This is an optimization exercise on Yosys and OpenROAD, whose aim is small area, a short achievable clock period and few clock cycles, not a production implementation. Where RTL was checked, it was by simulation tests only, not by an equivalence proof against the original. Some runs may be left out. An edit can pass the tests and still lose a function that they never use. The RTL of runs 5 and 6 was laid out without a check of its function.

`flow/config.mk`:
```
export PLATFORM = sky130hd
export DESIGN_NAME = demosaic
export DESIGN_NICKNAME = demosaic
export VERILOG_FILES = /design/flow/design.v
export SDC_FILE = /design/flow/constraint.sdc
export NUM_CORES = 4
export LEC_CHECK = 0
export CAP_MARGIN = 20
export CORE_MARGIN = 2
export CORE_UTILIZATION = 40
export SLEW_MARGIN = 20
```
`flow/design.v`:
```
module demosaic(clk, reset, in_en, data_in, wr_r, addr_r, wdata_r, rdata_r, wr_g, addr_g, wdata_g, rdata_g, wr_b, addr_b, wdata_b, rdata_b, done);
input clk;
input reset;
input in_en;
input [7:0] data_in;
output reg wr_r;
output reg [13:0] addr_r;
output reg [7:0] wdata_r;
input [7:0] rdata_r;
output reg wr_g;
output reg [13:0] addr_g;
output reg [7:0] wdata_g;
input [7:0] rdata_g;
output reg wr_b;
output reg [13:0] addr_b;
output reg [7:0] wdata_b;
input [7:0] rdata_b;
output reg done;
reg [3:0] state,nextState;
parameter S0=0, S1=1,S6=14,S7=15;
parameter S2_0=2, S2_1=3, S2_2=4;
parameter S3_0=5, S3_1=6, S3_2=7;
parameter S4_0=8, S4_1=9, S4_2=10;
parameter S5_0=11, S5_1=12, S5_2=13;
reg [6:0] col,row;
reg [13:0] r_queue[3:0],g_queue[3:0],b_queue[3:0];
reg [2:0] count;
wire [13:0] position;
assign position={row[6:0],col[6:0]};
always @(*) begin
    case(state)
        S0:begin
			if(&col & &row)nextState<=S1;
            else nextState <= S0;
        end
        S1:begin
            nextState = S7;
        end
        S2_0:begin
            nextState<=S2_1;
        end
        S2_1:begin
            if (count==2) nextState<=S2_2;
            else nextState<=S2_1;            
        end
        S2_2:begin
            nextState<=S6;
        end
        S3_0:begin
            nextState<=S3_1;
        end
        S3_1:begin
            if (count==4) nextState<=S3_2;
            else nextState<=S3_1;            
        end
        S3_2:begin
            nextState<=S6;
        end
        S4_0:begin
            nextState<=S4_1;
        end
        S4_1:begin
            if (count==4) nextState<=S4_2;
            else nextState<=S4_1;            
        end
        S4_2:begin
            nextState<=S6;
        end
        S5_0:begin
            nextState<=S5_1;
        end
        S5_1:begin
            if (count==2) nextState<=S5_2;
            else nextState<=S5_1;            
        end
        S5_2:begin
            nextState<=S6;
        end
        S6:begin
            nextState<=S7;
        end			
		S7:begin
			if (row[0]) begin
                if (col[0]) begin
                    nextState<=S2_0;
                end
                else begin
                    nextState<=S3_0;
                end
            end
            else begin
                if (col[0]) begin
                    nextState<=S4_0;
                end
                else begin
                    nextState<=S5_0;
                end
            end
		end
        default:begin
            nextState = S0;
        end
    endcase
end
always @(posedge clk or posedge reset) begin
    if(reset) state <= S0;
    else state <= nextState;
end
always @(posedge clk) begin
    case (state)
        S0:begin
            if (reset) begin
                wr_r<=0; 
                wr_g<=0; 
                wr_b<=0; 
                row<=0;col<=0;
                done<=0;
            end
            else if (in_en) begin
                wr_r<=0;
                wr_g<=0;
                wr_b<=0;
                if (row[0]) begin
                    if (col[0]) begin
                        wr_g<=1;
                    end
                    else begin
                        wr_b<=1;
                    end
                end
                else begin
                    if (col[0]) begin
                        wr_r<=1;
                    end
                    else begin
                        wr_g<=1;
                    end
                end
                addr_r<=position;
                wdata_r<=data_in;
                addr_g<=position;
                wdata_g<=data_in;
                addr_b<=position;
                wdata_b<=data_in;
                col<=col+1;
                if(&col) begin
                    row<=row+1;
                end
            end
        end
        S1:begin
            row<=1;col<=1;
            wr_r<=0;wr_g<=0;wr_b<=0;   
            count<=0;         
        end
        S2_0:begin
            r_queue[0]<=position-128;
            r_queue[1]<=position+128;
            b_queue[0]<=position-1;
            b_queue[1]<=position+1;
        end
        S2_1:begin
            if (count<2) begin
                addr_r<=r_queue[count];
                addr_b<=b_queue[count];
            end
            if (count) begin
                r_queue[count-1]<=rdata_r;
                b_queue[count-1]<=rdata_b;
            end
            count<=count+1;
        end
        S2_2:begin
            wr_r<=1;wr_b<=1;
            addr_r<=position;
            addr_b<=position;
            wdata_r<=(r_queue[0]+r_queue[1])>>1;
            wdata_b<=(b_queue[0]+b_queue[1])>>1;
        end
        S3_0:begin
            g_queue[0]<=position-128;
            g_queue[1]<=position+128;
            g_queue[2]<=position+1;
            g_queue[3]<=position-1;
            r_queue[0]<=position-129;
            r_queue[1]<=position-127;
            r_queue[2]<=position+127;
            r_queue[3]<=position+129;
        end
        S3_1:begin
            if (count<4) begin
                addr_g<=g_queue[count];
                addr_r<=r_queue[count];
            end
            if (count) begin
                g_queue[count-1]<=rdata_g;
                r_queue[count-1]<=rdata_r;
            end
            count<=count+1;
        end
        S3_2:begin
            wr_g<=1;wr_r<=1;
            addr_g<=position;
            addr_r<=position;
            wdata_g<=((g_queue[0]+g_queue[1])+(g_queue[2]+g_queue[3]))>>2;
            wdata_r<=((r_queue[0]+r_queue[1])+(r_queue[2]+r_queue[3]))>>2;            
        end
        S4_0:begin
            g_queue[0]<=position-128;
            g_queue[1]<=position+128;
            g_queue[2]<=position+1;
            g_queue[3]<=position-1;
            b_queue[0]<=position-129;
            b_queue[1]<=position-127;
            b_queue[2]<=position+127;
            b_queue[3]<=position+129;
        end
        S4_1:begin
            if (count<4) begin
                addr_g<=g_queue[count];
                addr_b<=b_queue[count];
            end
            if (count) begin
                g_queue[count-1]<=rdata_g;
                b_queue[count-1]<=rdata_b;
            end
            count<=count+1;
        end
        S4_2:begin
            wr_g<=1;wr_b<=1;
            addr_g<=position;
            addr_b<=position;
            wdata_g<=((g_queue[0]+g_queue[1])+(g_queue[2]+g_queue[3]))>>2;
            wdata_b<=((b_queue[0]+b_queue[1])+(b_queue[2]+b_queue[3]))>>2;
        end
        S5_0:begin
            b_queue[0]<=position-128;
            b_queue[1]<=position+128;
            r_queue[0]<=position-1;
            r_queue[1]<=position+1;
        end
        S5_1:begin
            if (count<2) begin
                addr_r<=r_queue[count];
                addr_b<=b_queue[count];
            end
            if (count) begin
                r_queue[count-1]<=rdata_r;
                b_queue[count-1]<=rdata_b;
            end
            count<=count+1;
        end
        S5_2:begin
            wr_r<=1;wr_b<=1;
            addr_r<=position;
            addr_b<=position;
            wdata_r<=(r_queue[0]+r_queue[1])>>1;
            wdata_b<=(b_queue[0]+b_queue[1])>>1;
        end
        S6:begin
            wr_r<=0;wr_g<=0;wr_b<=0;    
            count<=0;            
            if(col==127) begin
                row<=row+1;
                col<=0;
            end
            else col<=col+1;
        end
        S7:begin
            if (&row) begin
                done<=1;
            end
        end
    endcase
end
endmodule
```
`flow/constraint.sdc`:
```
create_clock -name core_clock -period 5.5 [get_ports {clk}]
set_input_delay 1.1000 -clock core_clock [delete_from_list [all_inputs] [get_ports {clk}]]
set_output_delay 1.1000 -clock core_clock [all_outputs]
set_load 0.01 [all_outputs]
```
`flow/run.sh`:
```
#!/bin/bash
# synth_recipe.tcl (not shown) runs the flow's synth.tcl, then flattens the netlist and writes it again
# the make line also repeats each setting of config.mk as NAME=value (left out here)
make -C /OpenROAD-flow-scripts/flow DESIGN_CONFIG=/design/flow/config.mk WORK_HOME=/design/flow/orfs CLKGATE_MAP_FILE= SYNTH_SCRIPT=/design/flow/synth_recipe.tcl finish
```
==> run_1/worst_path.png <==
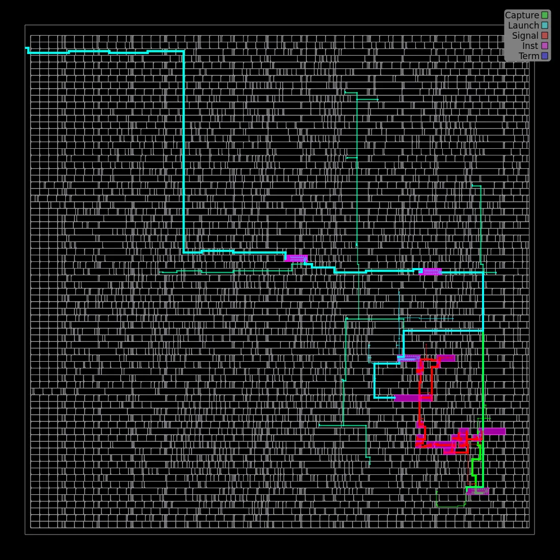
post-route setup slack: 1.26 ns
fin util: 46.9%
fin crit period: 4.24 ns

==> run_1/clk_routes.png <==
Scale bar: 50 microns.
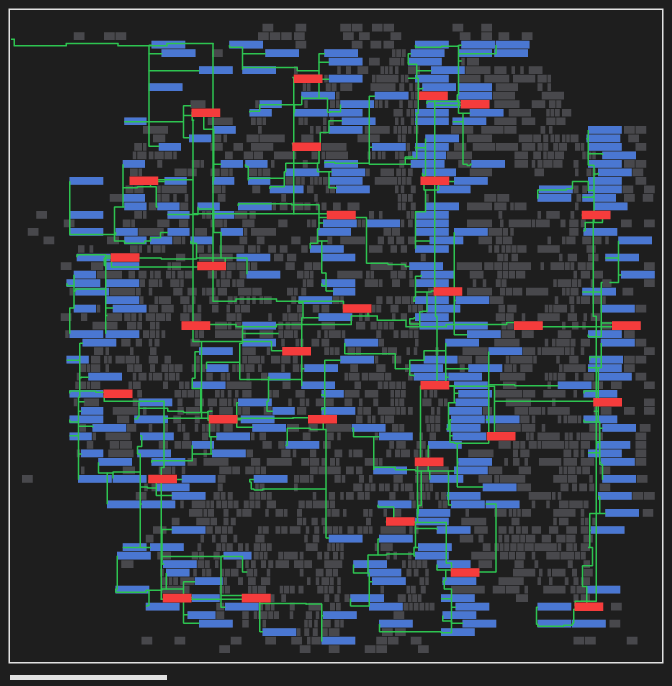
[clock drivers] red | count: 30
[flip-flops] blue | count: 261
[clock wires] green | length: 3740 microns
flops lie: all over the die
routed clock nets: 31

==> run_1/congestion.png <==
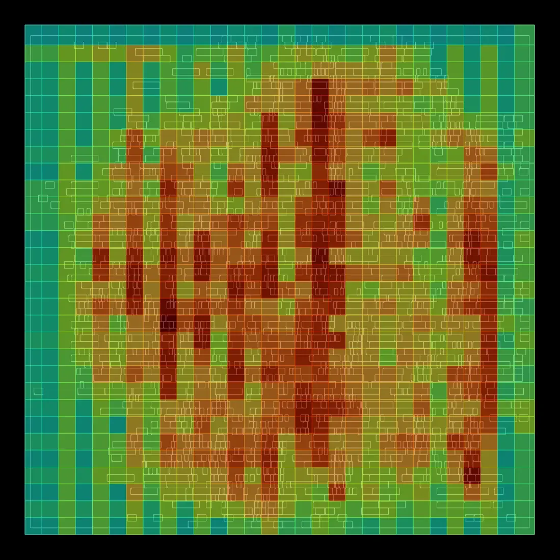
met3 Usage GRT: 3.64%
met1 Use GR: 33.0%
GR Util met2: 40.0%

==> qor.csv, run 1 <==
metric,value,unit
TNS Setup,0,ns
Hold Buf Count CTS,0,
final hold violations,0,
biggest area consumer among synthesized cells,edfxtp_1,
H-tree lvl count,1,
Syn Inst Count,1631,
relative slew slack,21.2,%
CP top delay family,adder cells,
Worst Setup SP,b_queue[1][0]$_DFFE_PP_,
Post-synth ARST share,1.53,%
post-placement cell area,0.0182,sq mm
mapped cell area,0.0167,sq mm
main combinational cell family by area after synthesis,compound AO/OA/AOI/OAI gates,
adder-cell share of the synthesized area,8.83,%
Arrival @ worst endpoint,4.53,ns
Hold Crit Endpoint,b_queue[2][11]$_SDFFE_PP0P_,
FF-to-FF Start,b_queue[1][0]$_DFFE_PP_,
layout cells sized above 1,11.7,%
Pins Over Slew Limit,0,
Min-Delay Startpoint,b_queue[2][11]$_SDFFE_PP0P_,
CP endpoint kind,register,
status,no timing/DRC/antenna violations,
Clock Sinks,261,
PostCTS Resize Cnt,0,
Hold Path Cell Cnt,2,
RSZ-0062 raised after global routing,no,
design area,0.0192,sq mm
Testbench counts for the RTL of run 1, summed over its fixed seeds: cycles 2,326,448.
-- run 1: cells by family (layout without fill, tap and decap cells) --
kind of cell               after synthesis  in the layout
and+or+nand+nor                        479            479
buffers and inverters                  198            285
AOI/OAI and AO/OA                      407            407
adders and majority gates               95             95
DFF                                    261            261
xor gates and xnor gates               104            104
muxes                                   87             87
-- run 1: flip-flops by register name, summed over array words and instances (netlist names), named ones only --
signal / count
addr_b: 14
addr_g: 14
addr_r: 14
b_queue: 56
col: 7
count: 3
done: 1
g_queue: 56
r_queue: 56
row: 7
state: 4
wdata_b: 8
wdata_g: 8
wdata_r: 8
wr_b: 1
wr_g: 1
wr_r: 1
-- run 1: routing by layer --
layer  vias up  GRT usage (%)  part of all wire [%]
li1       6000              -                     -
met1      6477           33.0                    41
met2       683           40.0                    46
met3       136           3.64                   7.6
met4         0           10.7                   4.9
met5         -              0                     0
-- run 1: layout make-up --
| class | count | area, sq um | area share (%) |
|---|---|---|---|
| inverters | 91 | 342 | 1.77 |
| clock buffers | 40 | 861 | 4.47 |
| multi-input cells | 1172 | 8480 | 44.0 |
| well taps | 532 | 666 | 3.46 |
| flip-flops and latches | 261 | 7440 | 38.7 |
| clock inverters | 16 | 166 | 0.865 |
| repair buffers | 138 | 1300 | 6.73 |
-- run 1: layout by cell type, fill, tap and decap left out, types with 7 or more instances in the layout --
cell             Yosys  layout
edfxtp_1           219     219
nand2_1            189     189
nor2_1             170     167
o21ai_0            124     121
a21oi_1            113     113
clkdlybuf4s50_1      0     104
inv_1               88      88
xnor2_1             67      67
ha_1                57      57
mux2_2              44      44
mux4_2              42      42
fa_1                38      38
xor2_1              37      37
dfxtp_1             38      36
o22ai_1             35      35
buf_4                3      34
clkbuf_16            0      32
a211oi_1            27      27
nand3_1             21      21
nand2b_1            17      17
nor3_1              17      17
nor2b_1             16      15
o221ai_1            13      13
a22oi_1             14      13
a31oi_1              9       9
o31ai_1              9       9
and3_1               8       8
a21o_1               7       7
==> run 2: a larger rewrite; changed files in full <==
==> flow/design.v <==
module demosaic(clk, reset, in_en, data_in, wr_r, addr_r, wdata_r, rdata_r, wr_g, addr_g, wdata_g, rdata_g, wr_b, addr_b, wdata_b, rdata_b, done);
input clk;
input reset;
input in_en;
input [7:0] data_in;
output reg wr_r;
output reg [13:0] addr_r;
output reg [7:0] wdata_r;
input [7:0] rdata_r;
output reg wr_g;
output reg [13:0] addr_g;
output reg [7:0] wdata_g;
input [7:0] rdata_g;
output reg wr_b;
output reg [13:0] addr_b;
output reg [7:0] wdata_b;
input [7:0] rdata_b;
output reg done;
localparam M_STREAM = 2'd0, M_LAST = 2'd1, M_INIT = 2'd2, M_POST = 2'd3;
reg [1:0] mode;
reg [13:0] pos;
reg [5:0] s;      
reg [5:0] c6;     
reg pre;          
reg [1:0] ph;     
reg [7:0] te_a, te_b, de_a, de_b, ue, mo_p, mo_q, uo, to_p, to_q, do_, me_a, me_b;
wire [6:0] x = pos[13:7];
wire [6:0] y = pos[6:0];
wire is_r = ~x[0] &  y[0];
wire is_b =  x[0] & ~y[0];
wire is_g = ~(is_r | is_b);
wire [6:0] ym2 = y - 7'd2;
wire [6:0] xb  = x[0] ? x - 7'd2 : x + 7'd2;
wire [13:0] s_addr_r = {is_g ? xb : x, is_r ? y : ym2};
wire [13:0] s_addr_g = {is_b ? xb : x, is_g ? y : ym2};
wire [13:0] s_addr_b = {is_r ? xb : x, is_b ? y : ym2};
wire last = (c6 == 6'd63) & ~pre;
reg [5:0] n_s, n_c6;
reg n_pre, n_fin;
reg [1:0] n_ph;
always @(*) begin
    n_s = s; n_c6 = c6; n_pre = pre; n_ph = ph; n_fin = 1'b0;
    if (mode == M_INIT) begin
        n_s = 6'd0; n_c6 = 6'd63; n_pre = 1'b1; n_ph = 2'd0;
    end else begin
        case (ph)
            2'd0: n_ph = 2'd1;
            2'd1: if (last) begin
                      n_fin = (s == 6'd62);
                      n_s = s + 6'd1; n_c6 = 6'd63; n_pre = 1'b1; n_ph = 2'd0;
                  end else n_ph = 2'd2;
            default: begin n_ph = 2'd0; n_pre = 1'b0; n_c6 = c6 + 6'd1; end
        endcase
    end
end
wire n_last = (n_c6 == 6'd63) & ~n_pre;
wire [6:0] rT  = {n_s, 1'b1};
wire [6:0] rM  = {n_s + 6'd1, 1'b0};
wire [6:0] rM2 = {n_s + 6'd2, 1'b0};
wire [6:0] cc0 = {n_c6, 1'b0};
wire [6:0] cc1 = {n_c6, 1'b1};
wire [6:0] cc4 = {n_c6 + 6'd2, 1'b0};
function [7:0] avg2(input [7:0] a, input [7:0] b);
    reg [8:0] t;
    begin t = a + b; avg2 = t[8:1]; end
endfunction
function [7:0] avg4(input [7:0] a, input [7:0] b, input [7:0] c, input [7:0] d);
    reg [9:0] t;
    begin t = (a + b) + (c + d); avg4 = t[9:2]; end
endfunction
always @(posedge clk or posedge reset) begin
    if (reset) begin
        mode <= M_STREAM;
        done <= 1'b0;
    end else begin
        case (mode)
            M_STREAM: if (in_en && pos == 14'h3fff) mode <= M_LAST;
            M_LAST:   mode <= M_INIT;
            M_INIT:   mode <= M_POST;
            default:  if (n_fin) done <= 1'b1;
        endcase
    end
end
always @(posedge clk) begin
    if (reset) begin
        pos <= 14'd0;
        wr_r <= 1'b0; wr_g <= 1'b0; wr_b <= 1'b0;
    end else begin
        case (mode)
            M_STREAM: begin
                wr_r <= in_en; wr_g <= in_en; wr_b <= in_en;
                addr_r <= s_addr_r; addr_g <= s_addr_g; addr_b <= s_addr_b;
                wdata_r <= data_in; wdata_g <= data_in; wdata_b <= data_in;
                if (in_en) pos <= pos + 14'd1;
            end
            M_LAST: begin
                wr_r <= 1'b0; wr_g <= 1'b0; wr_b <= 1'b0;
                addr_g <= {7'd2, 7'd0};
            end
            default: if (done) begin
                wr_r <= 1'b0; wr_g <= 1'b0; wr_b <= 1'b0;
            end else begin
                s <= n_s; c6 <= n_c6; pre <= n_pre; ph <= n_ph;
                if (mode == M_INIT) me_b <= rdata_g;
                else case (ph)
                    2'd0: begin te_b <= rdata_r; de_b <= rdata_g; end
                    2'd1: begin
                        ue <= rdata_r;
                        mo_p <= mo_q; mo_q <= rdata_g;
                        to_p <= to_q; to_q <= rdata_b;
                        if (last) me_b <= rdata_g;
                    end
                    default: begin
                        do_ <= rdata_r; uo <= rdata_b;
                        me_a <= me_b; me_b <= rdata_g;
                        te_a <= te_b; de_a <= de_b;
                    end
                endcase
                case (n_ph)
                    2'd0: begin
                        addr_r <= {rT, cc0}; addr_g <= {rT, cc0}; addr_b <= {rM, cc0};
                        wr_r <= ~n_pre & ~n_fin; wr_g <= ~n_pre & ~n_fin; wr_b <= ~n_pre & ~n_fin;
                        wdata_r <= avg4(uo, mo_p, rdata_b, mo_q);
                        wdata_g <= avg4(ue, me_b, to_p, to_q);
                        wdata_b <= avg2(te_b, de_b);
                    end
                    2'd1: begin
                        addr_r <= {rM, cc0};
                        addr_g <= n_last ? {rM2, 7'd0} : {rM, cc1};
                        addr_b <= {rT, cc1};
                        wr_r <= ~n_pre; wr_g <= ~n_pre & ~n_last; wr_b <= ~n_pre & ~n_last;
                        wdata_r <= avg2(mo_p, mo_q);
                        wdata_g <= avg4(to_q, do_, me_a, me_b);
                        wdata_b <= avg2(te_a, rdata_r);
                    end
                    default: begin
                        addr_r <= {rT, cc1}; addr_g <= {rM, cc4}; addr_b <= {rM, cc1};
                        wr_r <= ~n_pre; wr_g <= 1'b0; wr_b <= ~n_pre;
                        wdata_r <= avg2(uo, mo_q);
                        wdata_b <= avg4(te_a, te_b, de_a, de_b);
                    end
                endcase
            end
        endcase
    end
end
endmodule
==> run_2/detail.png <==
Window x 21 to 71, y 21 to 71 microns. Cells in gray, sequential cells in the stronger gray; small squares are vias.
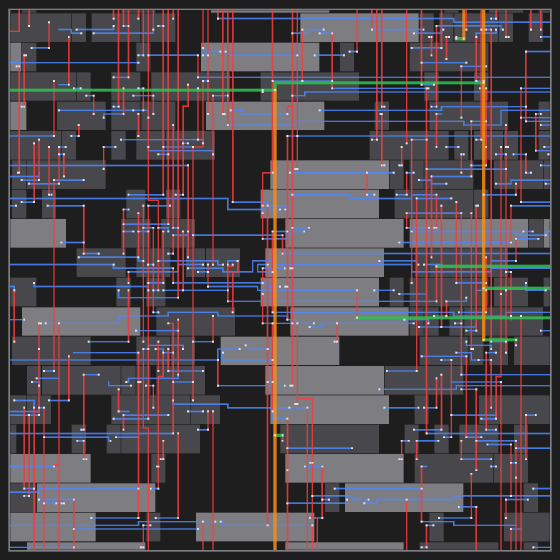
| layer | color |
|---|---|
| metal 4 | orange |
| metal 1 | blue |
| metal 3 | green |
| metal 2 | red |
sequential cells in the window: 20
most frequent: inv_1 (42), fa_1 (21), edfxtp_1 (20)
cells with their middle in the window: 123
netlist names of flops here include: me_a (4), do_ (3), me_b (3)

==> run_2/logic_types.png <==
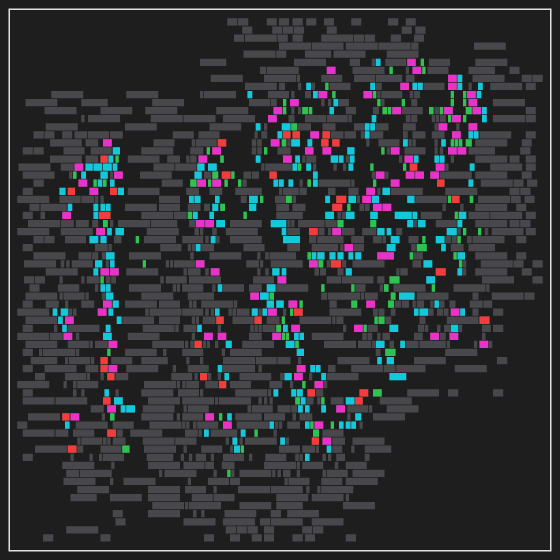
| family | color | cells |
|---|---|---|
| nor cells | green | 107 |
| non-inverting ao/oa cells | red | 38 |
| aoi and oai cells | cyan | 195 |
| xor and xnor cells | magenta | 90 |

==> qor.csv, run 2 <==
metric,value,unit
FF-to-FF Start,mode[1]$_DFFE_PP0P_,
PostCTS Resize Cnt,0,
Chip Height,182,microns
"top cells by area, synth","edfxtp_1, fa_1, ha_1",
Hold Buf Count CTS,0,
Clock Sinks,205,
Most common cell on crit path,fa_1,
status,no timing/DRC/antenna violations,
"Reg clk slew, reported paths",0.07,ns
Nets,1411,
Worst Setup SP,rdata_b[1],
Pins Over Slew Limit,0,
Post-synth ARST share,1.46,%
Hold Path Cell Cnt,0,
biggest area consumer among synthesized cells,edfxtp_1,
CP endpoint kind,register,
"Seq/Total Area, Yosys",47.0,%
setup bufs post-CTS,0,
layout cells sized above 1,5.67,%
Initial Util,40.5,%
Min-Delay Startpoint,me_b[4]$_DFFE_PP_,
RSZ-0062 raised after global routing,no,
mapped cell area,0.0127,sq mm
relative slew slack,29.2,%
"commonest non-fill, non-tap cells in the layout","edfxtp_1, inv_1, clkdlybuf4s50_1, nand2_1, nor2_1",
H-tree lvl count,1,
final hold violations,0,
die width,182,microns
most instantiated cells after synthesis,"edfxtp_1, inv_1, nand2_1, nor2_1, ha_1",
"most common cell after layout, fill and taps aside",edfxtp_1,
Syn Inst Count,1137,
Vias,8817,
core box area,0.0314,sq mm
Testbench counts for the RTL of run 2, summed over its fixed seeds: cycles 457,760.
==> run_2/worst_path.png <==
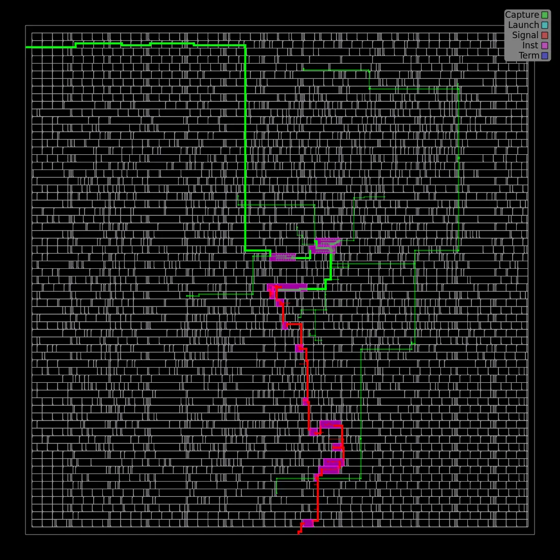
TNS Setup: 0 ns
fin util: 47.4%
Finished Layout Cells: 1655
post-route setup slack: 1.14 ns
fin crit period: 4.36 ns

run 2: cell count changes after synthesis, moves of 26 or more:
| cell | change |
|---|---|
| inv_1 | +45 |
| mux4_2 | -42 |
| fa_1 | +30 |
| a21oi_1 | -48 |
| mux2_2 | -43 |
| a211oi_1 | -26 |
| edfxtp_1 | -34 |
| clkbuf_1 | -26 |
| o21ai_0 | -73 |
| nand2_1 | -98 |
| o22ai_1 | -31 |
| buf_2 | -30 |
| nor2_1 | -94 |
run 2: cells by family (layout without fill, tap and decap cells):
group / after synthesis / after routing / share of synthesized area, %
AO/OA/AOI/OAI: 233 / 233 / 12.0
XOR/XNOR: 90 / 90 / 6.26
adder cells (fa/ha/maj): 137 / 137 / 17.5
buffers and inverters: 178 / 294 / 5.39
flip-flops: 205 / 205 / 47.0
multiplexers: 10 / 10 / 0.808
AND/OR/NAND/NOR: 284 / 284 / 11.1
run 2: critical path, delay by kind of cell:
kind,cells,cell delay [ns]
AO/OA/AOI/OAI,6,1.25
adder cells (fa/ha/maj),3,1.42
buffers and inverters,2,0.57
AND/OR/NAND/NOR,2,0.27
run 2: stage by stage:
step | util, % | hold WS (ns) | setup slack (ns) | instance area [sq um]
global placement | 45.3 | 0.434 | 0.633 | 14200
detailed placement | 45.3 | 0.439 | 0.586 | 14200
floorplan | - | 0.426 | 0.570 | 12700
CTS | 47.4 | 0.452 | 1.15 | 14900
global route | 47.4 | 0.480 | 0.929 | 14900
finish | 47.4 | 0.452 | 1.14 | 14900
run 2: cell type report:
type	instances	area [sq um]	share of cell area [%]
clock buffers	30	612	4.11
clock inverters	9	68.8	0.462
inverters	137	514	3.45
multi-input cells	754	6070	40.8
flip-flops and latches	205	5970	40.1
well taps	402	503	3.38
repair buffers	118	1150	7.70
run 2: routing by layer:
| layer | track usage (%) | wire length (microns) | vias up |
|---|---|---|---|
| met4 | 6.29 | 1020 | 0 |
| met1 | 24.7 | 13600 | 4332 |
| met5 | 0 | 0 | - |
| met2 | 34.4 | 15600 | 217 |
| met3 | 2.43 | 1430 | 59 |
| li1 | - | - | 4209 |
==> run 2 -> run 3 <==
--- a/flow/design.v
+++ b/flow/design.v
@@ -60,14 +60,22 @@
 wire [6:0] cc0 = {n_c6, 1'b0};
 wire [6:0] cc1 = {n_c6, 1'b1};
 wire [6:0] cc4 = {n_c6 + 6'd2, 1'b0};
-function [7:0] avg2(input [7:0] a, input [7:0] b);
-    reg [8:0] t;
-    begin t = a + b; avg2 = t[8:1]; end
-endfunction
-function [7:0] avg4(input [7:0] a, input [7:0] b, input [7:0] c, input [7:0] d);
-    reg [9:0] t;
-    begin t = (a + b) + (c + d); avg4 = t[9:2]; end
-endfunction
+wire p0 = (n_ph == 2'd0), p1 = (n_ph == 2'd1), p2 = ~p0 & ~p1;
+wire [7:0] r1 = uo & {8{~p1}};
+wire [7:0] r2 = mo_p & {8{~p2}};
+wire [7:0] r3 = rdata_b & {8{p0}};
+wire [9:0] tr = (r1 + r2) + (r3 + mo_q);
+wire [7:0] sum_r = p0 ? tr[9:2] : tr[8:1];
+wire [7:0] g1 = p0 ? ue : do_;
+wire [7:0] g3 = p0 ? to_p : me_a;
+wire [9:0] tg = (g1 + me_b) + (g3 + to_q);
+wire [7:0] sum_g = tg[9:2];
+wire [7:0] b1 = te_a & {8{~p0}};
+wire [7:0] b2 = p1 ? rdata_r : te_b;
+wire [7:0] b3 = de_a & {8{p2}};
+wire [7:0] b4 = de_b & {8{~p1}};
+wire [9:0] tb = (b1 + b2) + (b3 + b4);
+wire [7:0] sum_b = p2 ? tb[9:2] : tb[8:1];
 always @(posedge clk or posedge reset) begin
     if (reset) begin
         mode <= M_STREAM;
@@ -89,13 +97,10 @@
         case (mode)
             M_STREAM: begin
                 wr_r <= in_en; wr_g <= in_en; wr_b <= in_en;
-                addr_r <= s_addr_r; addr_g <= s_addr_g; addr_b <= s_addr_b;
-                wdata_r <= data_in; wdata_g <= data_in; wdata_b <= data_in;
                 if (in_en) pos <= pos + 14'd1;
             end
             M_LAST: begin
                 wr_r <= 1'b0; wr_g <= 1'b0; wr_b <= 1'b0;
-                addr_g <= {7'd2, 7'd0};
             end
             default: if (done) begin
                 wr_r <= 1'b0; wr_g <= 1'b0; wr_b <= 1'b0;
@@ -118,30 +123,30 @@
                 endcase
                 case (n_ph)
                     2'd0: begin
-                        addr_r <= {rT, cc0}; addr_g <= {rT, cc0}; addr_b <= {rM, cc0};
                         wr_r <= ~n_pre & ~n_fin; wr_g <= ~n_pre & ~n_fin; wr_b <= ~n_pre & ~n_fin;
-                        wdata_r <= avg4(uo, mo_p, rdata_b, mo_q);
-                        wdata_g <= avg4(ue, me_b, to_p, to_q);
-                        wdata_b <= avg2(te_b, de_b);
                     end
                     2'd1: begin
-                        addr_r <= {rM, cc0};
-                        addr_g <= n_last ? {rM2, 7'd0} : {rM, cc1};
-                        addr_b <= {rT, cc1};
                         wr_r <= ~n_pre; wr_g <= ~n_pre & ~n_last; wr_b <= ~n_pre & ~n_last;
-                        wdata_r <= avg2(mo_p, mo_q);
-                        wdata_g <= avg4(to_q, do_, me_a, me_b);
-                        wdata_b <= avg2(te_a, rdata_r);
                     end
                     default: begin
-                        addr_r <= {rT, cc1}; addr_g <= {rM, cc4}; addr_b <= {rM, cc1};
                         wr_r <= ~n_pre; wr_g <= 1'b0; wr_b <= ~n_pre;
-                        wdata_r <= avg2(uo, mo_q);
-                        wdata_b <= avg4(te_a, te_b, de_a, de_b);
                     end
                 endcase
             end
         endcase
     end
 end
+always @(posedge clk) begin
+    if (mode[1] && !done) begin
+        case (n_ph)
+            2'd0: begin addr_r <= {rT, cc0}; addr_g <= {rT, cc0}; addr_b <= {rM, cc0}; end
+            2'd1: begin addr_r <= {rM, cc0}; addr_g <= n_last ? {rM2, 7'd0} : {rM, cc1}; addr_b <= {rT, cc1}; end
+            default: begin addr_r <= {rT, cc1}; addr_g <= {rM, cc4}; addr_b <= {rM, cc1}; end
+        endcase
+        wdata_r <= sum_r; wdata_g <= sum_g; wdata_b <= sum_b;
+    end else begin
+        addr_r <= s_addr_r; addr_g <= (mode == M_LAST) ? {7'd2, 7'd0} : s_addr_g; addr_b <= s_addr_b;
+        wdata_r <= data_in; wdata_g <= data_in; wdata_b <= data_in;
+    end
+end
 endmodule
--- a/flow/config.mk
+++ b/flow/config.mk
@@ -5,7 +5,9 @@
 export SDC_FILE = /design/flow/constraint.sdc
 export NUM_CORES = 4
 export LEC_CHECK = 0
+export ABC_CLOCK_PERIOD_IN_PS = 2500
 export CAP_MARGIN = 20
 export CORE_MARGIN = 2
 export CORE_UTILIZATION = 40
+export SETUP_SLACK_MARGIN = 3
 export SLEW_MARGIN = 20
==> run_3/clk_routes.png <==
Scale bar: 50 microns.
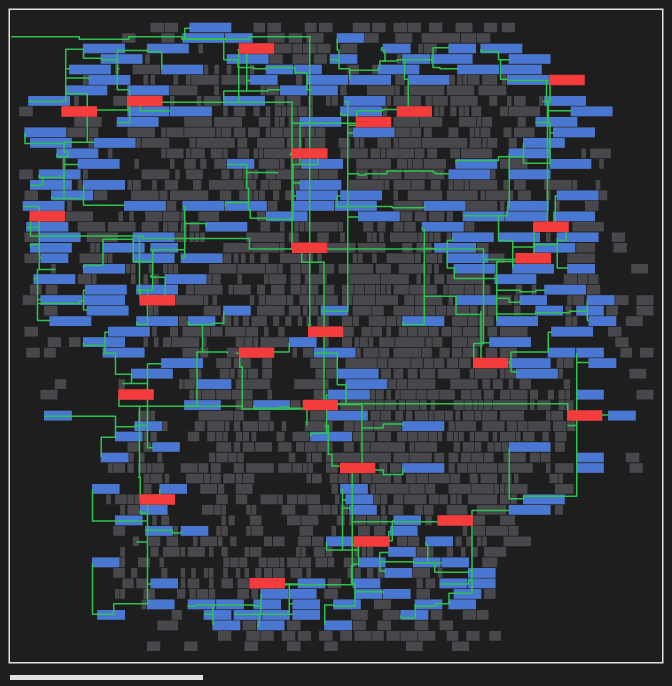
[clock wires] green | length: 2720 microns
[clock drivers] red | count: 23
[flip-flops] blue | count: 205
routed clock nets: 24

==> run_3/layer_met3.png <==
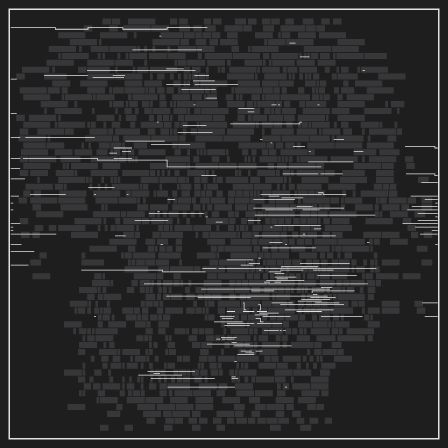
nets with wire on the layer: 136
longest straight run: 88.1 microns
main direction: horizontal
wire length on this layer: 1970 microns
share of all routed wire: 6.3%

==> qor.csv, run 3 <==
metric,value,unit
Initial Util,40.6,%
"commonest non-fill, non-tap cells in the layout","edfxtp_1, nand2_1, buf_4, inv_1, dfxtp_1",
Pins Over Slew Limit,0,
CP top delay family,adder cells,
mapped cell area,0.0109,sq mm
Most common cell on crit path,a21oi_2,
worst r2r path cells,19,
"top cells by area, synth","edfxtp_1, dfxtp_1, fa_1",
final hold violations,0,
post-route setup slack,1.29,ns
max-cap viol count,0,
relative slew slack,48.0,%
cts bufs inserted,23,
Vias,8548,
Syn Inst Count,1033,
TNS Setup,0,ns
Clock Sinks,205,
layout cells sized above 1,27.1,%
biggest area consumer among synthesized cells,edfxtp_1,
most instantiated cells after synthesis,"edfxtp_1, nand2_1, inv_1, dfxtp_1, nor2_1",
grt total ovfl,0,
FF-to-FF Start,c6[1]$_DFFE_PP_,
Worst Setup SP,c6[1]$_DFFE_PP_,
Post-synth ARST share,1.46,%
pre-CTS setup slack,0.780,ns
Hold Buf Count CTS,0,
CP max FO,4,
Crit path depth,19,
core box area,0.0269,sq mm
fin crit period,4.21,ns
CP endpoint kind,register,
status,no timing/DRC/antenna violations,
"Reg clk slew, reported paths",0.06,ns
RSZ-0062 raised after global routing,yes,
Nets,1383,
Worst Setup EP,wdata_g[7]$_DFF_P_,
H-tree lvl count,1,
worst path buffer plus inverter count,2,
die width,169,microns
gpl congestion,0.874,
Total Wirelength,31.2,mm
buffers added on ports,104,
Testbench counts for the RTL of run 3, summed over its fixed seeds: cycles 457,760.
==> run_3/logic_types.png <==
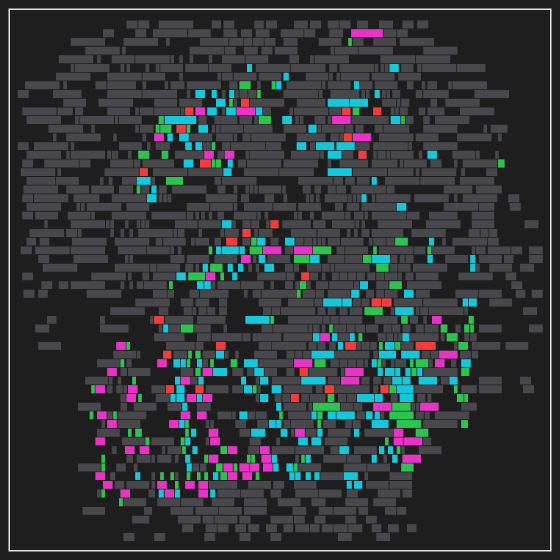
| family | color | cells |
|---|---|---|
| non-inverting ao/oa cells | red | 26 |
| aoi and oai cells | cyan | 157 |
| xor and xnor cells | magenta | 64 |
| nor cells | green | 115 |

run 3: cell count changes after synthesis, sizes merged, moves of 16 or more:
cell	previous run	this run
and2	8	24
dfxtp	17	83
edfxtp	185	119
fa	68	49
ha	69	43
inv	136	101
mux2i	8	28
nand2	91	113
run 3: per-stage QoR:
step                      std cells  hold slack (ns)  utilization [%]  cell area [sq um]
final                          1614            0.441             57.0              15300
after global routing           1614            0.453             57.0              15300
after CTS                      1581            0.435             54.5              14600
after detailed placement       1444            0.436             46.2              12400
after global placement         1444            0.430             46.2              12400
after floorplan                1033            0.417                -              11100
run 3: logic make-up after synthesis:
family                   share of synthesized area, %
multiplexers                                     2.89
XOR/XNOR                                         5.14
buffers and inverters                            5.43
AND/OR/NAND/NOR                                  13.4
AO/OA/AOI/OAI                                    10.5
flip-flops                                       48.7
adder cells (fa/ha/maj)                          13.9
run 3: worst min-delay path by stage:
stage | cells after the start | start | endpoint | slack [ns]
final | 0 | te_b[6]$_DFFE_PP_ | te_a[6]$_DFFE_PP_ | 0.44
after CTS | 0 | te_b[6]$_DFFE_PP_ | te_a[6]$_DFFE_PP_ | 0.43
after global placement | 0 | te_b[5]$_DFFE_PP_ | te_a[5]$_DFFE_PP_ | 0.43
after global routing | 0 | de_b[3]$_DFFE_PP_ | de_a[3]$_DFFE_PP_ | 0.45
after floorplan | 0 | de_b[1]$_DFFE_PP_ | de_a[1]$_DFFE_PP_ | 0.42
after detailed placement | 0 | te_b[5]$_DFFE_PP_ | te_a[5]$_DFFE_PP_ | 0.44
run 3: final cells by class:
cell class,instances,area [sq um],share of cell area (%)
clock buffer,33,634,4.14
clock inverter,9,88.8,0.580
sequential,205,5310,34.7
multi-input combinational,676,5990,39.1
tap,341,427,2.79
inverter,102,395,2.58
timing repair buffer,248,2470,16.1
run 3: timing repair:
item,in CTS,in global routing
buffers inserted,90,33
gates cloned,5,0
endpoints found under the setup margin,171,140
resized for setup,188,94
pin swaps,94,60
run 3: layer usage:
| metal | GRT usage, % | vias to the layer above | part of all wire [%] |
|---|---|---|---|
| met5 | 0 | - | 0 |
| li1 | - | 3994 | - |
| met3 | 4.02 | 63 | 6.3 |
| met4 | 6.21 | 0 | 2.6 |
| met1 | 30.6 | 4192 | 45 |
| met2 | 33.4 | 299 | 46 |
==> run 3 -> run 4 <==
--- a/flow/config.mk
+++ b/flow/config.mk
@@ -5,9 +5,7 @@
 export SDC_FILE = /design/flow/constraint.sdc
 export NUM_CORES = 4
 export LEC_CHECK = 0
-export ABC_CLOCK_PERIOD_IN_PS = 2500
 export CAP_MARGIN = 20
 export CORE_MARGIN = 2
 export CORE_UTILIZATION = 40
-export SETUP_SLACK_MARGIN = 3
 export SLEW_MARGIN = 20
==> run_4/congestion.png <==
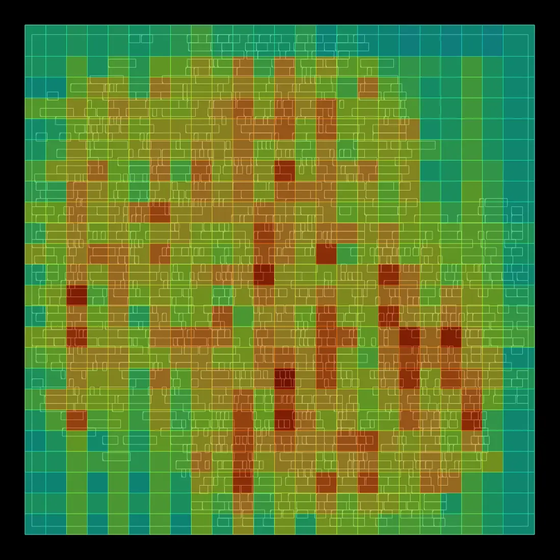
fin util: 49.1%
GR Util met2: 32.3%
overall routing resource usage: 19.4%

==> run_4/layer_met3.png <==
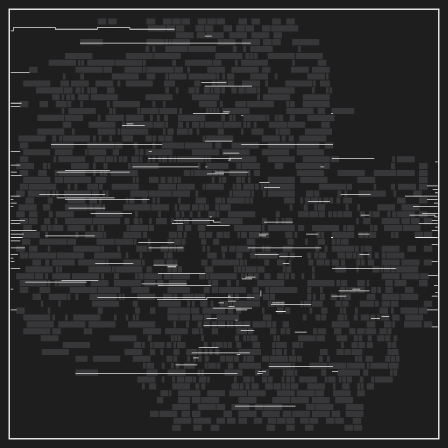
share of all routed wire: 5.2%
wire length on this layer: 1420 microns
nets with wire on the layer: 109
main direction: horizontal

==> qor.csv, run 4 <==
metric,value,unit
CP max FO,8,
Initial Util,40.6,%
relative slew slack,43.1,%
die width,169,microns
CP top delay family,adder cells,
Hold Path Cell Cnt,0,
mapped cell area,0.0109,sq mm
"commonest non-fill, non-tap cells in the layout","edfxtp_1, nand2_1, clkdlybuf4s50_1, inv_1, dfxtp_1",
status,no timing/DRC/antenna violations,
grt total ovfl,0,
FF-to-FF Start,c6[0]$_DFFE_PP_,
final hold violations,0,
design area,0.0132,sq mm
worst r2r path cells,18,
core box area,0.0269,sq mm
worst path buffer plus inverter count,3,
RSZ-0062 raised after global routing,no,
cts bufs inserted,24,
pre-CTS setup slack,0.0457,ns
Post-synth ARST share,1.46,%
TNS Setup,0,ns
buffers added on ports,104,
layout cells sized above 1,6.69,%
gpl congestion,0.857,
H-tree lvl count,1,
post-placement cell area,0.0124,sq mm
==> run_4/worst_path.png <==
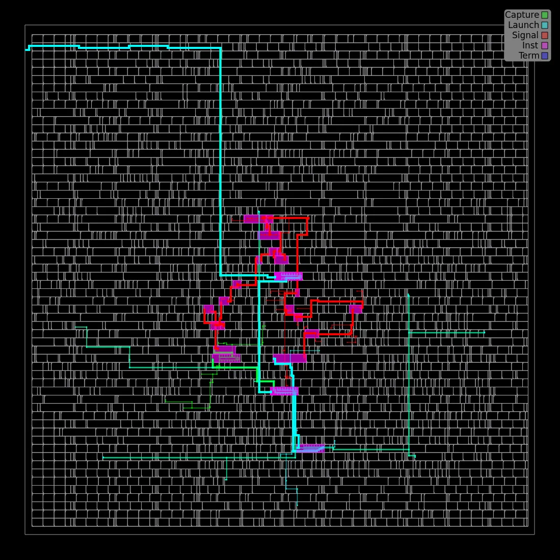
Finished Layout Cells: 1492
fin crit period: 5.06 ns
post-route setup slack: 0.442 ns

## run 4: cell counts after synthesis
Identical to the previous run, type by type.
## run 4: logic make-up (layout without fill, tap and decap cells)
logic type / Yosys count / in the layout / share of synthesized area (%)
AOI/OAI and AO/OA: 183 / 183 / 10.5
xor gates and xnor gates: 64 / 64 / 5.14
adders and majority gates: 92 / 92 / 13.9
buffers and inverters: 152 / 270 / 5.43
DFF: 205 / 205 / 48.7
muxes: 30 / 30 / 2.89
and+or+nand+nor: 307 / 307 / 13.4
## run 4: through the flow
| stage | std cells | hold WS [ns] |
|---|---|---|
| 2_1_floorplan | 1033 | 0.417 |
| 3_3_place_gp | 1448 | 0.428 |
| 3_5_place_dp | 1448 | 0.434 |
| 4_1_cts | 1491 | 0.448 |
| 5_1_grt | 1492 | 0.453 |
| 6_report | 1492 | 0.448 |
## run 4: timing repair
action / CTS / global route
gates resized for setup: 0 / 1
buffers inserted: 0 / 1
setup endpoints to repair: 0 / 3
## run 4: cell type report
| class | instances | area [sq um] |
|---|---|---|
| Sequential cell | 205 | 5310 |
| Multi-Input combinational cell | 676 | 5030 |
| Inverter | 102 | 387 |
| Tap cell | 341 | 427 |
| Clock inverter | 9 | 77.6 |
| Clock buffer | 34 | 763 |
| Timing Repair Buffer | 125 | 1210 |
| Fill cell | 2482 | 13700 |
## run 4: routing by layer
layer	routed length (microns)	track usage (%)
met5	0	0
met4	433	4.42
met3	1420	2.64
met2	12900	32.3
met1	12500	27.1
## run 4: worst max path at each step
stage,start,endpoint,slack (ns),depth (start not counted)
after global routing,c6[0]$_DFFE_PP_,wdata_b[7]$_DFF_P_,0.06,18
final,c6[0]$_DFFE_PP_,wdata_b[7]$_DFF_P_,0.44,18
after global placement,c6[1]$_DFFE_PP_,wdata_b[7]$_DFF_P_,0.33,17
after detailed placement,c6[0]$_DFFE_PP_,wdata_b[7]$_DFF_P_,0.05,17
after floorplan,reset,de_a[0]$_DFFE_PP_,0.50,3
after CTS,c6[0]$_DFFE_PP_,wdata_b[7]$_DFF_P_,0.04,17
--- run 5 (changed files replaced; the others as in run 4) ---
==> flow/design.v <==
module demosaic(clk, reset, in_en, data_in, wr_r, addr_r, wdata_r, rdata_r, wr_g, addr_g, wdata_g, rdata_g, wr_b, addr_b, wdata_b, rdata_b, done);
input clk;
input reset;
input in_en;
input [7:0] data_in;
output reg wr_r;
output reg [13:0] addr_r;
output reg [7:0] wdata_r;
input [7:0] rdata_r;
output reg wr_g;
output reg [13:0] addr_g;
output reg [7:0] wdata_g;
input [7:0] rdata_g;
output reg wr_b;
output reg [13:0] addr_b;
output reg [7:0] wdata_b;
input [7:0] rdata_b;
output reg done;
localparam M_STREAM = 2'd0, M_LAST = 2'd1, M_POST = 2'd2;
reg [1:0] mode;
reg [13:0] pos;
reg [5:0] s;      
reg [5:0] sm;     
reg [5:0] c6;     
reg pre;          
reg q0, q1, q2;   
reg [7:0] te_a, te_b, de_a, de_b, ue, mo_p, mo_q, uo, to_p, to_q, do_, me_a, me_b;
wire [6:0] x = pos[13:7];
wire [6:0] y = pos[6:0];
wire is_r = ~x[0] &  y[0];
wire is_b =  x[0] & ~y[0];
wire is_g = ~(is_r | is_b);
wire [6:0] ym2 = y - 7'd2;
wire [6:0] xb  = x[0] ? x - 7'd2 : x + 7'd2;
wire [13:0] s_addr_r = {is_g ? xb : x, is_r ? y : ym2};
wire [13:0] s_addr_g = {is_b ? xb : x, is_g ? y : ym2};
wire [13:0] s_addr_b = {is_r ? xb : x, is_b ? y : ym2};
wire post = (mode == M_POST) & ~done;
wire last = (&c6) & ~pre;
wire fin  = q1 & last & (s == 6'd62);
wire [5:0] c6p1 = c6 + 6'd1;
wire [5:0] c6p2 = c6 + 6'd2;
wire [5:0] smp1 = sm + 6'd1;
wire [9:0] sr0 = (uo & {8{~q0}}) + (mo_p & {8{~q1}}) + mo_q;
wire [9:0] tr  = sr0 + (rdata_b & {8{q2}});
wire [7:0] sum_r = q2 ? tr[9:2] : tr[8:1];
wire [7:0] g1 = q2 ? ue : do_;
wire [7:0] g3 = q2 ? to_p : me_a;
wire [9:0] tg = (g1 + me_b) + (g3 + to_q);
wire [7:0] sum_g = tg[9:2];
wire [9:0] sb0 = (te_a & {8{~q2}}) + (te_b & {8{~q0}}) + (de_a & {8{q1}}) + (de_b & {8{~q0}});
wire [9:0] tb  = sb0 + (rdata_r & {8{q0}});
wire [7:0] sum_b = q1 ? tb[9:2] : tb[8:1];
always @(posedge clk or posedge reset) begin
    if (reset) begin
        mode <= M_STREAM;
        done <= 1'b0;
    end else begin
        case (mode)
            M_STREAM: if (in_en && (&pos)) mode <= M_LAST;
            M_LAST:   mode <= M_POST;
            default:  if (post && fin) done <= 1'b1;
        endcase
    end
end
always @(posedge clk) begin
    if (reset) begin
        pos <= 14'd0;
        wr_r <= 1'b0; wr_g <= 1'b0; wr_b <= 1'b0;
    end else if (mode == M_STREAM) begin
        wr_r <= in_en; wr_g <= in_en; wr_b <= in_en;
        if (in_en) pos <= pos + 14'd1;
    end else if (mode == M_LAST) begin
        wr_r <= 1'b0; wr_g <= 1'b0; wr_b <= 1'b0;
        s <= 6'd63; sm <= 6'd0; c6 <= 6'd63; pre <= 1'b0;
        q0 <= 1'b0; q1 <= 1'b1; q2 <= 1'b0;
    end else if (post) begin
        q0 <= q2 | (q1 & last);
        q1 <= q0;
        q2 <= q1 & ~last;
        if (q1 & last) begin
            s <= s + 6'd1; sm <= smp1; pre <= 1'b1;
        end
        if (q2) begin
            pre <= 1'b0; c6 <= c6p1;
        end
        wr_r <= (q0 & ~pre) | (q1 & ~last & ~pre) | q2;
        wr_g <= (q0 & ~pre & ~last) | q2;
        wr_b <= (q0 & ~pre & ~last) | (q1 & ~last & ~pre) | q2;
    end else begin
        wr_r <= 1'b0; wr_g <= 1'b0; wr_b <= 1'b0;
    end
end
always @(posedge clk) begin
    if (post) begin
        if (q0) begin
            te_b <= rdata_r; de_b <= rdata_g;
        end
        if (q1) begin
            ue <= rdata_r;
            mo_p <= mo_q; mo_q <= rdata_g;
            to_p <= to_q; to_q <= rdata_b;
            if (last) me_b <= rdata_g;
        end
        if (q2) begin
            do_ <= rdata_r; uo <= rdata_b;
            me_a <= me_b; me_b <= rdata_g;
            te_a <= te_b; de_a <= de_b;
        end
    end
end
always @(posedge clk) begin
    if (mode == M_STREAM) begin
        addr_r <= s_addr_r; addr_g <= s_addr_g; addr_b <= s_addr_b;
        wdata_r <= data_in; wdata_g <= data_in; wdata_b <= data_in;
    end else begin
        if (q0 | mode[0]) begin
            addr_r <= {sm, 1'b0, c6, 1'b0};
            addr_g <= mode[0] ? {7'd2, 7'd0} : last ? {smp1, 8'd0} : {sm, 1'b0, c6, 1'b1};
            addr_b <= {s, 1'b1, c6, 1'b1};
        end else if (q1 & ~last) begin
            addr_r <= {s, 1'b1, c6, 1'b1};
            addr_g <= {sm, 1'b0, c6p2, 1'b0};
            addr_b <= {sm, 1'b0, c6, 1'b1};
        end else begin
            addr_r <= {q2 ? s : sm, 1'b1, q2 ? c6p1 : c6, 1'b0};
            addr_g <= {q2 ? s : sm, 1'b1, q2 ? c6p1 : c6, 1'b0};
            addr_b <= {sm, 1'b0, c6p1, 1'b0};
        end
        wdata_r <= sum_r; wdata_g <= sum_g; wdata_b <= sum_b;
    end
end
endmodule
==> flow/config.mk <==
export PLATFORM = sky130hd
export DESIGN_NAME = demosaic
export DESIGN_NICKNAME = demosaic
export VERILOG_FILES = /design/flow/design.v
export SDC_FILE = /design/flow/constraint.sdc
export NUM_CORES = 4
export LEC_CHECK = 0
export ABC_CLOCK_PERIOD_IN_PS = 2500
export CAP_MARGIN = 20
export CORE_MARGIN = 2
export CORE_UTILIZATION = 40
export SETUP_SLACK_MARGIN = 3
export SLEW_MARGIN = 20
==> run_5/layer_met3.png <==
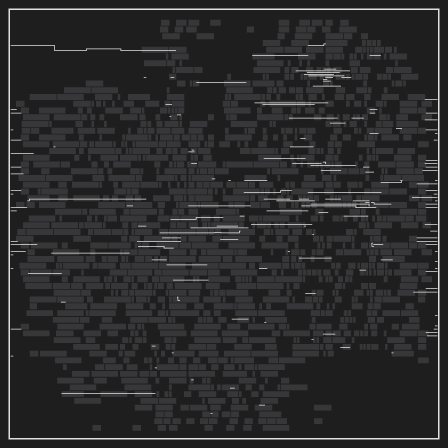
nets with wire on the layer: 112
share of all routed wire: 4.1%
wire length on this layer: 1200 microns
met3 Usage GRT: 2.24%
Total Wirelength: 29.3 mm
Vias: 8211

==> run_5/worst_path.png <==
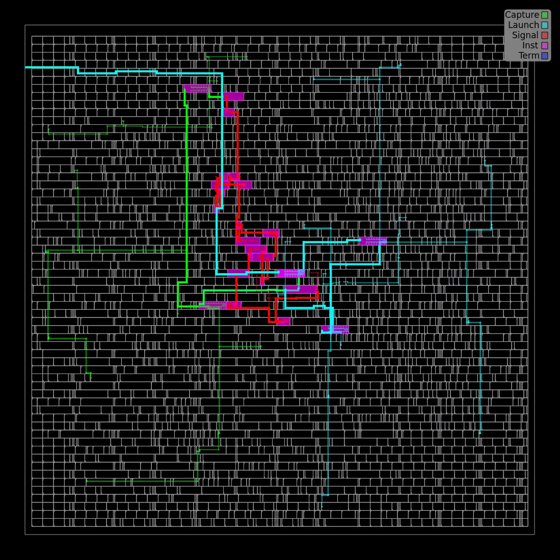
post-route setup slack: 1.64 ns
fin util: 53.3%
fin crit period: 3.86 ns
Finished Layout Cells: 1586

==> qor.csv, run 5 <==
metric,value,unit
Storage cell area,0.00553,sq mm
cell total after placement,1474,
Routed met3 length,1.20,mm
WL met2,14.8,mm
Hold Path Cell Cnt,0,
overall routing resource usage,19.7,%
"most common cell after layout, fill and taps aside",edfxtp_1,
Hold Crit Endpoint,mo_p[7]$_DFFE_PP_,
Initial Util,40.7,%
status,no timing/DRC/antenna violations,
FF-to-FF Start,q0$_SDFFCE_PP0P_,
Hold Buf Count CTS,0,
gpl congestion,0.815,
design area,0.0149,sq mm
Post-synth ARST share,1.42,%
"Seq/Total Area, Yosys",48.6,%
"commonest non-fill, non-tap cells in the layout","edfxtp_1, nand2_1, dfxtp_1, nor2_1, clkdlybuf4s50_1",
fill count,2424,
buffers added on ports,104,
highest routed metal layer,met4,
die width,172,microns
Chip Height,172,microns
worst r2r path cells,17,
Arrival @ worst endpoint,4.27,ns
most instantiated cells after synthesis,"edfxtp_1, nand2_1, nor2_1, dfxtp_1, inv_1",
Nets,1320,
==> run_5/detail.png <==
Window x 18 to 68, y 18 to 68 microns. Cells in gray, sequential cells in the stronger gray; small squares are vias.
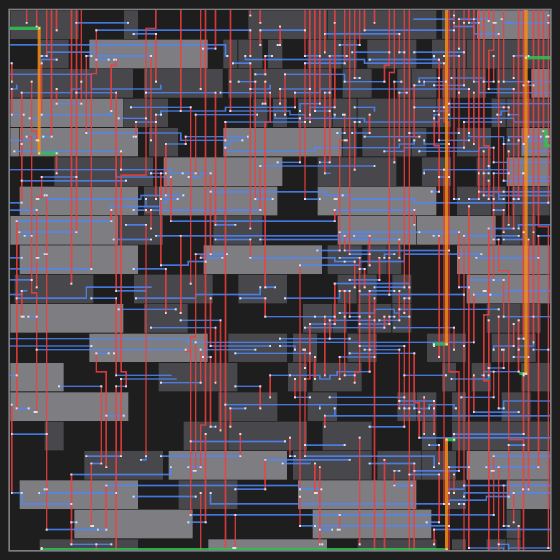
| layer | color |
|---|---|
| metal 4 | orange |
| metal 3 | green |
| metal 2 | red |
| metal 1 | blue |
sequential cells in the window: 27
cells with their middle in the window: 124
most frequent: edfxtp_1 (23), fa_1 (14), inv_1 (11)
netlist names of flops here include: me_a (4), to_p (4), uo (4)

[run 5: area by class of cell]
cell class / instances / share of cell area [%]
sequential: 212 / 37.2
clock inverter: 11 / 0.767
multi-input combinational: 696 / 39.7
inverter: 74 / 1.90
tap: 378 / 3.18
clock buffer: 33 / 4.89
timing repair buffer: 182 / 12.4
[run 5: kinds of logic after synthesis]
| kind of cell | Yosys count | share of synthesized area, % |
|---|---|---|
| AOI/OAI and AO/OA | 184 | 10.5 |
| xor gates and xnor gates | 69 | 5.33 |
| adders and majority gates | 95 | 14.2 |
| buffers and inverters | 134 | 4.78 |
| DFF | 212 | 48.6 |
| muxes | 34 | 3.20 |
| and+or+nand+nor | 313 | 13.3 |
[run 5: layer usage]
metal  up-vias  track usage (%)
met5         -                0
met3        54             2.24
met4         0             5.70
li1       3889                -
met2       226             34.8
met1      4042             25.5
[run 5: how the worst max path moves through the flow]
stage,cells after the start,from,endpoint
2_1_floorplan,17,q1$_SDFFCE_PP1P_,wdata_b[7]$_DFF_P_
3_3_place_gp,14,q1$_SDFFCE_PP1P_,wdata_b[5]$_DFF_P_
3_5_place_dp,14,q1$_SDFFCE_PP1P_,wdata_b[5]$_DFF_P_
4_1_cts,13,q0$_SDFFCE_PP0P_,wdata_b[5]$_DFF_P_
5_1_grt,16,q0$_SDFFCE_PP0P_,wdata_b[7]$_DFF_P_
6_report,17,q0$_SDFFCE_PP0P_,wdata_b[3]$_DFF_P_
[run 5: metrics by stage]
step | setup slack (ns) | utilization, % | hold WS, ns
6_report | 1.64 | 53.3 | 0.446
3_3_place_gp | 1.39 | 46.3 | 0.424
3_5_place_dp | 1.30 | 46.3 | 0.430
4_1_cts | 1.68 | 51.4 | 0.448
5_1_grt | 1.51 | 53.3 | 0.459
2_1_floorplan | 1.68 | - | 0.417
[run 5: worst max-delay path: cells and delay by family (launching register included)]
kind                       cells  cell delay, ns
adders and majority gates      5            2.10
DFF                            1            0.46
buffers and inverters          5            0.39
and+or+nand+nor                3            0.29
AOI/OAI and AO/OA              2            0.25
xor gates and xnor gates       1            0.13
muxes                          1            0.11
==> run 5 -> run 6 <==
--- a/flow/design.v
+++ b/flow/design.v
@@ -24,7 +24,12 @@
 reg [5:0] c6;     
 reg pre;          
 reg q0, q1, q2;   
-reg [7:0] te_a, te_b, de_a, de_b, ue, mo_p, mo_q, uo, to_p, to_q, do_, me_a, me_b;
+reg [7:0] mo_p, mo_q, uo;    
+reg [8:0] vr;                
+reg [7:0] to_q, me_b;        
+reg [8:0] p1, p2;            
+reg [7:0] te;                
+reg [8:0] w_a, w_b;          
 wire [6:0] x = pos[13:7];
 wire [6:0] y = pos[6:0];
 wire is_r = ~x[0] &  y[0];
@@ -41,16 +46,14 @@
 wire [5:0] c6p1 = c6 + 6'd1;
 wire [5:0] c6p2 = c6 + 6'd2;
 wire [5:0] smp1 = sm + 6'd1;
-wire [9:0] sr0 = (uo & {8{~q0}}) + (mo_p & {8{~q1}}) + mo_q;
-wire [9:0] tr  = sr0 + (rdata_b & {8{q2}});
+wire [8:0] ra = q0 ? {1'b0, mo_p} : q1 ? {1'b0, uo} : vr;
+wire [9:0] tr = ra + mo_q + (rdata_b & {8{q2}});
 wire [7:0] sum_r = q2 ? tr[9:2] : tr[8:1];
-wire [7:0] g1 = q2 ? ue : do_;
-wire [7:0] g3 = q2 ? to_p : me_a;
-wire [9:0] tg = (g1 + me_b) + (g3 + to_q);
+wire [9:0] tg = p1 + p2;
 wire [7:0] sum_g = tg[9:2];
-wire [9:0] sb0 = (te_a & {8{~q2}}) + (te_b & {8{~q0}}) + (de_a & {8{q1}}) + (de_b & {8{~q0}});
-wire [9:0] tb  = sb0 + (rdata_r & {8{q0}});
-wire [7:0] sum_b = q1 ? tb[9:2] : tb[8:1];
+wire [8:0] bl = te + rdata_r;
+wire [9:0] bd = w_a + w_b;
+wire [7:0] sum_b = q0 ? bl[8:1] : q1 ? bd[9:2] : w_b[8:1];
 always @(posedge clk or posedge reset) begin
     if (reset) begin
         mode <= M_STREAM;
@@ -94,18 +97,23 @@
 always @(posedge clk) begin
     if (post) begin
         if (q0) begin
-            te_b <= rdata_r; de_b <= rdata_g;
+            te <= rdata_r;
+            w_b <= rdata_r + rdata_g;
         end
         if (q1) begin
-            ue <= rdata_r;
             mo_p <= mo_q; mo_q <= rdata_g;
-            to_p <= to_q; to_q <= rdata_b;
+            vr <= tr[8:0];
+            to_q <= rdata_b;
             if (last) me_b <= rdata_g;
         end
         if (q2) begin
-            do_ <= rdata_r; uo <= rdata_b;
-            me_a <= me_b; me_b <= rdata_g;
-            te_a <= te_b; de_a <= de_b;
+            uo <= rdata_b;
+            me_b <= rdata_g;
+            w_a <= w_b;
+        end
+        if (q1 | q2) begin
+            p1 <= me_b + to_q;
+            p2 <= rdata_r + (q1 ? rdata_b : rdata_g);
         end
     end
 end
==> run_6/worst_path.png <==
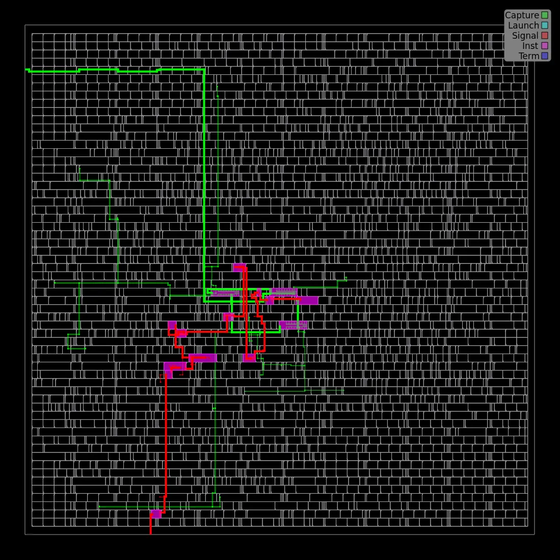
Finished Layout Cells: 1537
post-route setup slack: 2.51 ns
fin util: 50.5%
fin crit period: 2.99 ns

==> run_6/layer_met3.png <==
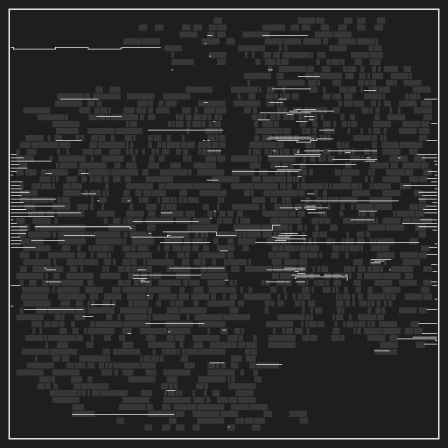
main direction: horizontal
nets with wire on the layer: 144
wire length on this layer: 1530 microns
share of all routed wire: 5.4%
longest straight run: 64.4 microns
Vias: 8276
Total Wirelength: 28.5 mm
met3 Usage GRT: 3.06%

==> qor.csv, run 6 <==
metric,value,unit
Clock Sinks,201,
Initial Util,40.5,%
Hold Crit Endpoint,mo_p[0]$_DFFE_PP_,
cts bufs inserted,23,
core box area,0.0268,sq mm
final hold violations,0,
die width,169,microns
H-tree lvl count,1,
"Seq/Total Area, Yosys",47.8,%
fill count,2415,
WHS,0.448,ns
cell total after placement,1457,
grt total ovfl,0,
compound-gate portion of the synthesized area,13.7,%
highest routed metal layer,met5,
status,no timing/DRC/antenna violations,
Nets,1297,
post-placement cell area,0.0122,sq mm
RSZ-0062 raised after global routing,yes,
XOR/XNOR share of the synthesized area,7.09,%
max-cap viol count,0,
Syn Inst Count,1057,
gpl congestion,0.838,
worst r2r path cells,14,
"top cells by area, synth","edfxtp_1, dfxtp_1, ha_1",
==> run_6/logic_types.png <==
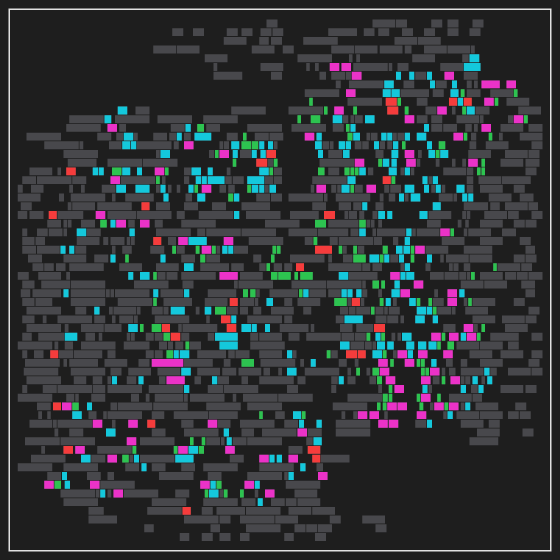
| family | color | cells |
|---|---|---|
| aoi and oai cells | cyan | 205 |
| xor and xnor cells | magenta | 87 |
| nor cells | green | 132 |
| non-inverting ao/oa cells | red | 30 |

[run 6: critical path, stage by stage]
cell and delay, ns:
dlygate4sd2_1 0.28, and2_1 0.16, fa_1 0.49, ha_4 0.29
o21a_1 0.19, o31a_1 0.12, o31a_1 0.34, buf_6 0.14
nor2_4 0.09, nand2_1 0.06, a31oi_1 0.17
[run 6: how the worst max path moves through the flow]
stage                     cells after the start              from                 end  slack [ns]
final                                        11        rdata_b[4]  wdata_r[6]$_DFF_P_        2.51
after global placement                       12        rdata_b[1]  wdata_r[7]$_DFF_P_        1.73
after global routing                         12  q1$_SDFFCE_PP1P_  wdata_r[6]$_DFF_P_        2.34
after CTS                                    13  q1$_SDFFCE_PP1P_  wdata_r[7]$_DFF_P_        2.60
after detailed placement                     12        rdata_b[1]  wdata_r[7]$_DFF_P_        1.71
after floorplan                              11        rdata_b[1]  wdata_r[7]$_DFF_P_        2.39
[run 6: cell type report]
type | instances | area (sq um) | share of cell area [%]
Clock buffer | 32 | 651 | 4.81
Clock inverter | 10 | 66.3 | 0.490
Inverter | 39 | 154 | 1.14
Multi-Input combinational cell | 764 | 5630 | 41.6
Sequential cell | 201 | 5200 | 38.4
Tap cell | 341 | 427 | 3.15
Timing Repair Buffer | 150 | 1410 | 10.4
[run 6: routing by layer]
layer / vias up / global-route usage, %
li1: 4047 / -
met1: 3885 / 25.8
met2: 283 / 33.3
met3: 59 / 3.06
met4: 2 / 6.78
met5: - / 0
[run 6: timing repair]
action	4_1_cts	5_1_grt
setup endpoints to repair	181	56
setup buffers	24	14
pin swaps	18	21
gates resized for setup	91	46
[run 6: kinds of logic (layout without fill, tap and decap cells)]
family	count (synthesis)	count (layout)
compound gates	235	235
simple gates	316	316
buf+inv	92	231
xor+xnor	87	87
mux	43	43
flops	201	201
fa+ha+maj	83	83

afterwards: timing with drivers on the ports:
The flow's constraints put no driver on any port. The routed layouts listed below were extracted and timed again, unchanged, in two steps.
Step 1 (the two cells are an assumption about what drives the block):
set clk [get_ports {clk}]
set_driving_cell -lib_cell sky130_fd_sc_hd__clkbuf_16 $clk
set_driving_cell -lib_cell sky130_fd_sc_hd__buf_2 [delete_from_list [all_inputs] $clk]
Step 2 adds t to the input delays and takes it off the output delays; t is the mean of the earliest and latest rising clock arrival at the registers after step 1. Input paths then give back, and output paths get back, about the clock's delay inside the block.
Slacks: ideal ports / drivers / drivers and shift; pairs: ideal ports / drivers.
| run | shift t [ns] | setup WS [ns] | worst hold slack (ns) |
|---|---|---|---|
| run 1 | 0.625 | 1.261 / 1.261 / 1.261 | 0.475 / 0.475 / 0.475 |
| run 2 | 0.561 | 1.138 / 1.163 / 0.602 | 0.452 / 0.452 / 0.452 |
| run 3 | 0.571 | 1.294 / 1.294 / 0.960 | 0.441 / 0.441 / 0.441 |
| run 4 | 0.566 | 0.442 / 0.442 / 0.442 | 0.448 / 0.448 / 0.448 |
| run 5 | 0.570 | 1.644 / 1.644 / 1.464 | 0.446 / 0.446 / 0.446 |
| run 6 | 0.561 | 2.510 / 2.542 / 1.981 | 0.448 / 0.448 / 0.448 |
After both steps every run listed still meets setup and hold. For run 2, which loses most, drivers alone change the setup slack by +0.025 ns; drivers and shift together by -0.536 ns.
